This design comes from an exercise in tuning for small area, a short achievable clock period and few clock cycles on the open sky130 flow, not from production work. The RTL of this run was laid out without a check of its function. No activity file was given, so power comes from the tool's default toggle rates.

$ cat run.sh
#!/bin/bash
# synth_recipe.tcl (not shown) runs the flow's synth.tcl, then flattens the netlist and writes it again
# the make line also repeats each setting of config.mk as NAME=value (left out here)
make -C /OpenROAD-flow-scripts/flow DESIGN_CONFIG=/design/flow/config.mk WORK_HOME=/design/flow/orfs CLKGATE_MAP_FILE= SYNTH_SCRIPT=/design/flow/synth_recipe.tcl finish
$ cat config.mk
export PLATFORM = sky130hd
export DESIGN_NAME = apb_top
export DESIGN_NICKNAME = apb_top
export VERILOG_FILES = /design/flow/design.v
export SDC_FILE = /design/flow/constraint.sdc
export NUM_CORES = 4
export LEC_CHECK = 0
export CAP_MARGIN = 20
export CORE_MARGIN = 2
export CORE_UTILIZATION = 40
export SLEW_MARGIN = 20
$ cat constraint.sdc
create_clock -name core_clock -period 5.0 [get_ports {PCLK}]
set_input_delay 1.0000 -clock core_clock [delete_from_list [all_inputs] [get_ports {PCLK}]]
set_output_delay 1.0000 -clock core_clock [all_outputs]
set_load 0.01 [all_outputs]
$ cat design.v
 module APB_MASTER(PCLK,PRESETn,transfer,READ_WRITE,apb_write_paddr,apb_write_data,apb_read_paddr,apb_read_data_out,paddr,pwdata,prdata,PENABLE,PWRITE,PREADY,psel1,psel2,PSLVRR);
input PCLK,PRESETn,READ_WRITE,PREADY,transfer;
input [7:0] apb_write_data,prdata;
input [8:0] apb_write_paddr,apb_read_paddr;
output psel1,psel2;
output reg [7:0] apb_read_data_out,pwdata;
output reg [8:0] paddr;
output PSLVRR,PWRITE,PENABLE;
parameter IDEAL  = 2'd0,
          SETUP  = 2'd1,
          ACCESS = 2'd2;
reg [1:0] current_state,next_state;
reg [7:0] apb_read_data_out_q,pwdata_q;
reg [8:0] paddr_q;
reg setup_error,
    apb_read_add_error,
    apb_write_add_error,
	 apb_rw_error,
    apb_write_data_error;
assign PWRITE=READ_WRITE;
assign PENABLE=current_state==ACCESS?1:0;
assign {psel1,psel2}=(current_state!=IDEAL)?(paddr[8]?2'b10:2'b01):2'b0;
assign PSLVRR = setup_error||apb_read_add_error||apb_write_add_error||apb_write_data_error||apb_rw_error;
always@(posedge PCLK or posedge PRESETn)
begin
if(PRESETn)
begin
current_state<=IDEAL;
end
else
begin
current_state<=next_state;
end
end
always@(posedge PCLK)
begin
paddr_q<=paddr;
pwdata_q<=pwdata;
apb_read_data_out_q<=apb_read_data_out;
end
always@(*)
begin
paddr=paddr_q;
pwdata=pwdata_q;
apb_read_data_out=apb_read_data_out_q;
case(current_state)
IDEAL :
       begin
if(transfer)
  next_state=SETUP;
else
  next_state=IDEAL;
end
SETUP :
       begin
if(READ_WRITE)
begin
paddr=apb_read_paddr;
end
else
begin
paddr=apb_write_paddr;
pwdata=apb_write_data;
end
if(!PSLVRR)
next_state=ACCESS;
else
next_state=SETUP;
end
ACCESS :
       begin
if(!transfer&&PREADY&&!PSLVRR)
begin
next_state=IDEAL;
if(READ_WRITE)
begin
apb_read_data_out=prdata;
end
end
else if((transfer)&(PREADY)&(!PSLVRR))
begin
next_state=SETUP;
if(READ_WRITE)
begin
apb_read_data_out=prdata;
end
end
else
next_state=ACCESS;
       end
default :
       begin
next_state=IDEAL;
end
endcase
end
always@(posedge PCLK or posedge PRESETn)
begin
if(PRESETn)
begin
    {setup_error,
    apb_read_add_error,
    apb_write_add_error,
	 apb_rw_error,
    apb_write_data_error}<=5'd0;
end
else
begin
apb_rw_error<=1'd0;
apb_read_add_error<=1'd0;
apb_write_add_error<=1'd0;
apb_write_data_error<=1'd0;
if(current_state==SETUP)
begin
if(READ_WRITE&&(paddr!=apb_read_paddr))
setup_error<=1'd1;
else if((!READ_WRITE)&&(paddr!=apb_write_paddr)&&(pwdata!=apb_write_data))
setup_error<=1'd1;
else
setup_error<=1'd0;
end
else if(current_state==IDEAL&&next_state==ACCESS)
      setup_error<=1'd1;
else  setup_error<=1'd0;
end
end
endmodule 
module APB_SLAVE( PCLK,PRESETn,PSEL,PENABLE,READ_WRITE,paddr,apb_write_data,prdata,PREADY);
input PCLK,PRESETn,PSEL,PENABLE,READ_WRITE;
input [7:0] paddr,apb_write_data;
output reg [7:0] prdata;
output reg PREADY;
reg [7:0] address ;
reg [7:0] data [255:0];
always@(posedge PCLK or posedge PRESETn)
begin
if(PRESETn)
begin
PREADY<=1'd0;
end
else
begin
case({PSEL,PENABLE,READ_WRITE})
3'b110 : 
        begin
		  PREADY<=1'd1;
        end	
3'b111 : 
        begin
        PREADY<=1'd1;
        end		  
default : PREADY<=1'd0;		  
endcase
end
end
always@(posedge PCLK)
begin
case({PSEL,PENABLE,READ_WRITE})
3'b110 : 
        begin
		  data[paddr]<=apb_write_data;
        end	
3'b111 : 
        begin
        prdata<=data[paddr];
        end		  
default : ;
endcase
end
endmodule
module apb_top(PCLK,PRESETn,READ_WRITE,transfer,apb_write_data,apb_write_paddr,apb_read_paddr,apb_read_data_out,PSLVRR,PREADY);
input PCLK,PRESETn,READ_WRITE,transfer;
input [7:0] apb_write_data;
input [8:0] apb_write_paddr,apb_read_paddr;
output [7:0] apb_read_data_out;
output PSLVRR,PREADY;
wire [7:0] paddr,prdata1,prdata2,pwdata,prdata;
wire PREADY1,PREADY2,PWRITE,PENABLE,psel1,psel2;
assign PREADY = PENABLE & (psel1?PREADY1:PREADY2);
assign prdata = psel1?prdata1:prdata2;
APB_MASTER master(.PCLK(PCLK),
                  .PRESETn(PRESETn),
						.transfer(transfer),
						.READ_WRITE(READ_WRITE),
						.apb_write_paddr(apb_write_paddr),
						.apb_write_data(apb_write_data),
						.apb_read_paddr(apb_read_paddr),
						.apb_read_data_out(apb_read_data_out),
						.paddr(paddr),
						.pwdata(pwdata),
						.prdata(prdata),
						.PENABLE(PENABLE),
						.PWRITE(PWRITE),
						.PREADY(PREADY),
						.psel1(psel1),
						.psel2(psel2),
						.PSLVRR(PSLVRR));
APB_SLAVE slave_1(.PCLK(PCLK),
                  .PRESETn(PRESETn),
						.PSEL(psel1),
						.PENABLE(PENABLE),
						.READ_WRITE(PWRITE),
						.paddr(paddr),
						.apb_write_data(pwdata),
						.prdata(prdata1),
						.PREADY(PREADY1));
APB_SLAVE slave_2(.PCLK(PCLK),
                  .PRESETn(PRESETn),
						.PSEL(psel2),
						.PENABLE(PENABLE),
						.READ_WRITE(PWRITE),
						.paddr(paddr),
						.apb_write_data(pwdata),
						.prdata(prdata2),
						.PREADY(PREADY2));
endmodule 
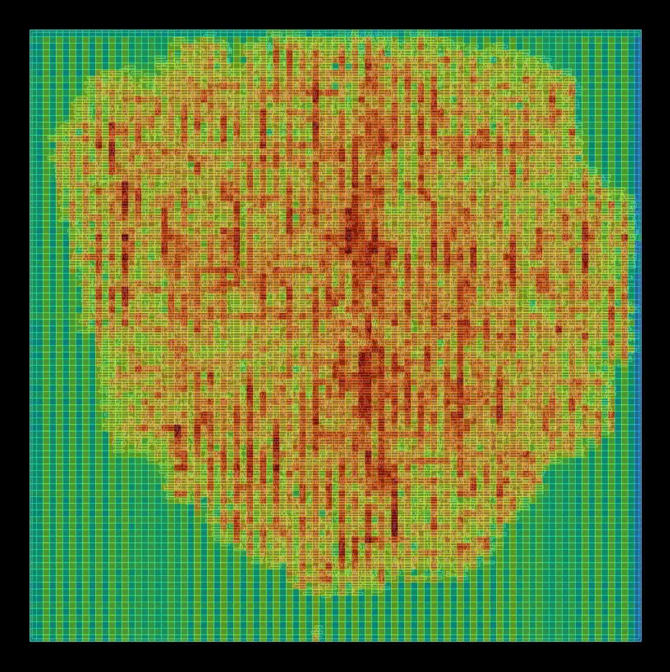
congestion.png
met2 Track Usage GR: 34.4%
GRT met3 Usage: 3.42%
gr usage total: 21.8%
Final Util: 46.6%

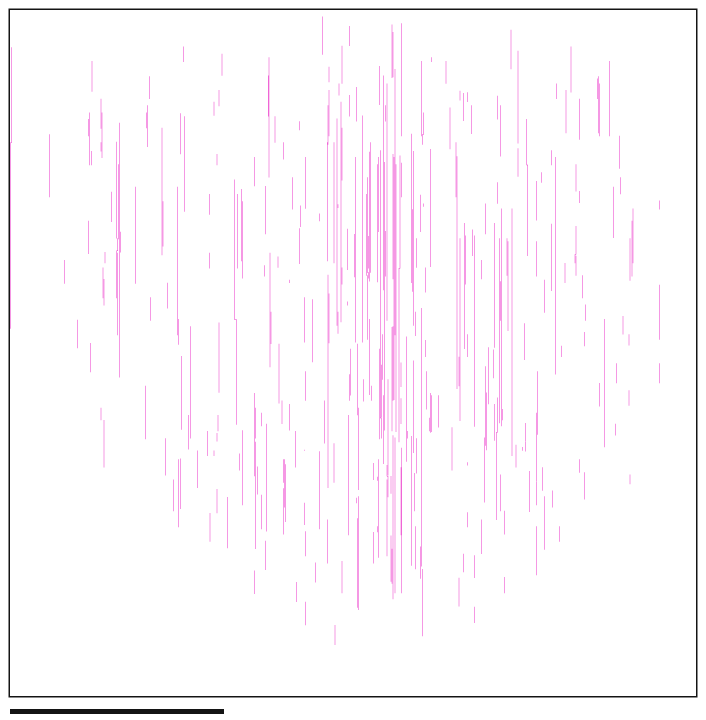
layer_met4.png
Scale bar: 200 um.
- share of all routed wire: 3.9%
- main direction: vertical
- nets with wire on the layer: 181
- longest straight run: 251 um
- wire length on this layer: 18200 um

==> run notes <==
status=complete, no violations; minimum clock period=4.63 ns; Yosys reg bits=4142; number of global-route vias before repair=97200; Synth async-reset ratio=0.121%; Root Buffer=clkbuf_16; Detailed Route WL=466000 um; Top FF cell, synth=edfxtp_1; Slew HR=22.1%; EDFF count, synth=between 4000 and 5000; critical path's largest stage delay=0.65 ns; power density over the cells=646 nW/um2; Setup Viol. Count Final=0; Worst Clk Skew=0.0883 ns; routed len/inst=25.5 um; Placed Area=approximately 180000 um2; Yosys top cell by area=edfxtp_1; Max Cap Violations=0; 1st-iter DRT viols=12900; cell family with most CP delay=simple AND/OR/NAND/NOR gates; post-CTS sizing=0; Cell Chain, Critical Path=nor2b_4, buf_4, mux2i_4, inv_8, buf_12, buf_4, a21oi_1, a221oi_1, o21ai_0, o21ai_0, buf_4, nor4_1, nand4_1, or4_1; Post-DRT Antenna Nets=0; clk latency of the worst-skew pair=0.99 ns; Rows=234; Peak VDD IR=between 0.6 and 0.7 mV; post-synthesis mux area share=2.01%; die width=642 um; Layout area overhead=16.2%; synthesized area=163000 um2; Post-CTS Setup Bufs=0; design area=189000 um2; # nets final=about 12000; grt ovf=0; Top Ports=40; clock buffer depth=4; Worst setup EP type=flip-flop; critical path peak fanout=29; Synth Area in Adders=0%; clk slew on worst S/H paths=0.06 ns; final hold vios=0; H-tree levels=5; Yosys cell types=53; post-synthesis compound-gate area fraction=under 10%; WS Path Type=reg -> reg; count leader, synth=edfxtp_1; Lkg Pwr=62.9 nW; GP Congestion=0.867; ranking of synthesized cells by area=edfxtp_1 (76%), nand2_1 (7.6%), nand3_1 (3.1%), a32oi_1 (2.4%), a21oi_1 (1.7%); Core ar.=406000 um2; cts bufs inserted=425; XOR/XNOR share of the synthesized area=0%; Final Cycle Share=92.6%; drc violations=0; largest family of logic cells by synthesized area=simple AND/OR/NAND/NOR gates; die area=412000 um2; Worst path slowest cell=nor4_1; FF-to-FF Start=master.current_state[0]; sequential area share after synthesis=76.3%; Initial Utilization=40.1%; Mapped Nets=11900; WP buf/inv=5; Hold-fix buffers, CTS=0; Max Slew Vio Count=0; initial antenna violation count=19; post-synth top area share=75.9%; HPWL after DPL=between 200000 and 300000 um; clock tree from TritonCTS=done; via count=103000; Min-Delay Path Class=in -> async; synth cell count leaders=edfxtp_1 (4112), nand2_1 (3276), nand3_1 (1000); DIE HEIGHT=642 um; Ys Warns=3; simple-gate portion of the synthesized area=about an eighth; fmax=0.216 GHz; layout cells sized above 1=12.5%; CP required=5.73 ns; crit-path most repeated cell=buf_4; first drt pass iteration count=6; crit path DAT=~5.4 ns; largest net degree at the start of global routing=184; crit path launch type=flip-flop; RSZ-0062 raised after global routing=no; Port Buffers=39
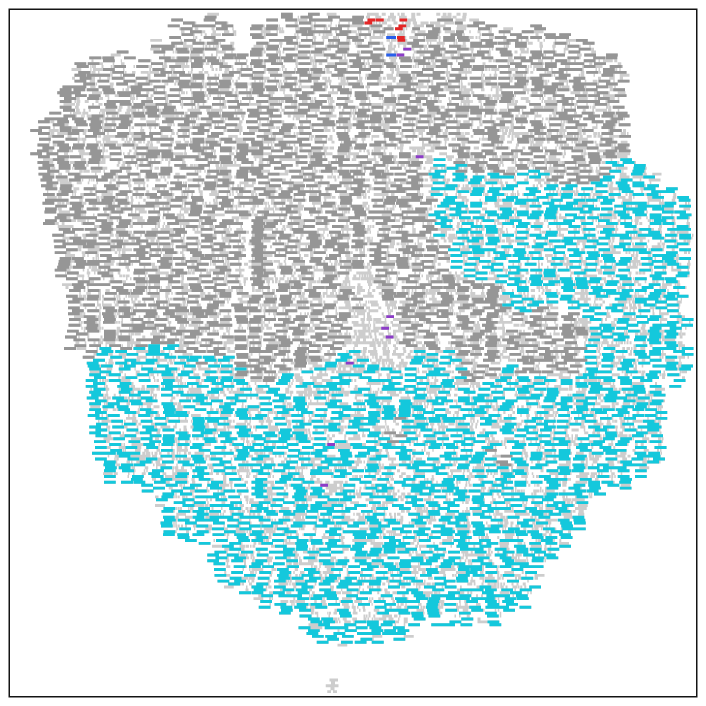
flops_by_reg.png
Other sequential cells in the stronger grey, the rest of the logic in the fainter grey.
- red: master.apb_read_data_out_q (flops 8; where top middle)
- purple: master.paddr_q (flops 9)
- cyan: slave_2.data (flops 2048)
- blue: master.current_state (flops 2)
- not coloured: 2075

-- metal layers --
metal | part of all wire, % | up-vias | wire length [um] | track usage, %
met5 | 0.013 | - | 62 | 0
met4 | 3.9 | 10 | 18200 | 8.21
met3 | 8.3 | 779 | 38500 | 3.42
met2 | 46 | 4431 | 217000 | 34.4
met1 | 41 | 51800 | 192000 | 30.7
li1 | - | 45500 | - | -
-- cells by family after synthesis --
kind of cell | after synthesis
simple gates | 5190
flops | 4142
compound gates | 1484
buf+inv | 822
mux | 269
other cells | 1
-- cell type report --
cell class,count,area (um2)
Sequential cell,4142,124000
Clock buffer,543,11200
Fill cell,35100,216000
Clock inverter,240,2310
Timing Repair Buffer,927,9080
Multi-Input combinational cell,6944,35500
Antenna cell,11,27.5
Inverter,10,68.8
Tap cell,5428,6790
-- metrics by stage --
step	hold slack [ns]	power, mW	setup TNS, ns	std cells	setup slack, ns
after global routing	0.229	127	0	18200	0.286
after CTS	0.180	122	0	18200	0.389
after floorplan	0.486	71.5	-4872.37	11900	-1.19
final	0.241	122	0	18200	0.369
after global placement	0.478	91.0	-0.377	17500	-0.165
after detailed placement	0.479	91.4	-0.417	17500	-0.141
-- sequential cells by signal, summed over array words and instances (netlist names), 2 cells and up --
name                        cells
master.current_state            2
slave_1.prdata                  8
slave_2.data                 2048
slave_2.prdata                  8
master.paddr_q                  9
slave_1.data                 2048
master.pwdata_q                 8
master.apb_read_data_out_q      8
-- final timing paths --
check / to / cells past startpoint
setup / recovery: slave_2.prdata[5] / 14
hold / removal: master.current_state[1] / 2
setup reg to reg: slave_2.prdata[5] / 14
hold reg to reg: master.apb_read_data_out_q[3] / 2
max in group asynchronous: master.current_state[0] / 2
min in group core_clock: master.apb_read_data_out_q[3] / 2
-- report_power, final --
group	total, mW	internal (mW)	switching [mW]
Clock	31.1	17.7	13.4
Sequential	44.7	44.5	0.161
Combinational	46.4	13.1	33.3
Total	122	75.3	46.9
-- layout by cell type, fill, tap and decap left out, types with 63 or more instances in the layout --
cell,netlist,routed
a32oi_1,438,438
a311oi_1,63,63
a21oi_1,562,562
clkinv_2,0,67
clkbuf_16,0,428
nor2_1,571,552
edfxtp_1,4112,4112
a31oi_1,85,85
a22oi_1,144,144
mux2i_1,207,207
buf_12,0,162
nand3_1,1000,984
nand4_1,133,133
clkbuf_1,371,106
nand2_1,3276,3268
clkinv_1,1,99
buf_4,14,726
and3_1,101,101

[port drivers added, routing unchanged]
How much do the figures lean on ideal ports? The routed layout below was timed once more, with nothing changed but the port constraints. Step 1 assumes that a clkbuf_16 drives the clock port and a buf_2 every other input. Step 2 times the ports against the registers' clock, not the clock port: input delays grow and output delays shrink by t, the midpoint of the rising clock arrivals with the driver on. Slacks: ideal ports / drivers / drivers and shift; pairs: ideal ports / drivers.
t, ns: 1.050
setup WS [ns]: 0.369 / 0.363 / -0.184
worst setup path after step 2: input to register
clock arrival spread, ns: 0.098 / 0.097
cell pins on the clock port's net: 1
With both steps, setup timing fails in this run, where it was met with ideal ports. For this run, drivers alone change the setup slack by -0.006 ns; drivers and shift together by -0.553 ns.
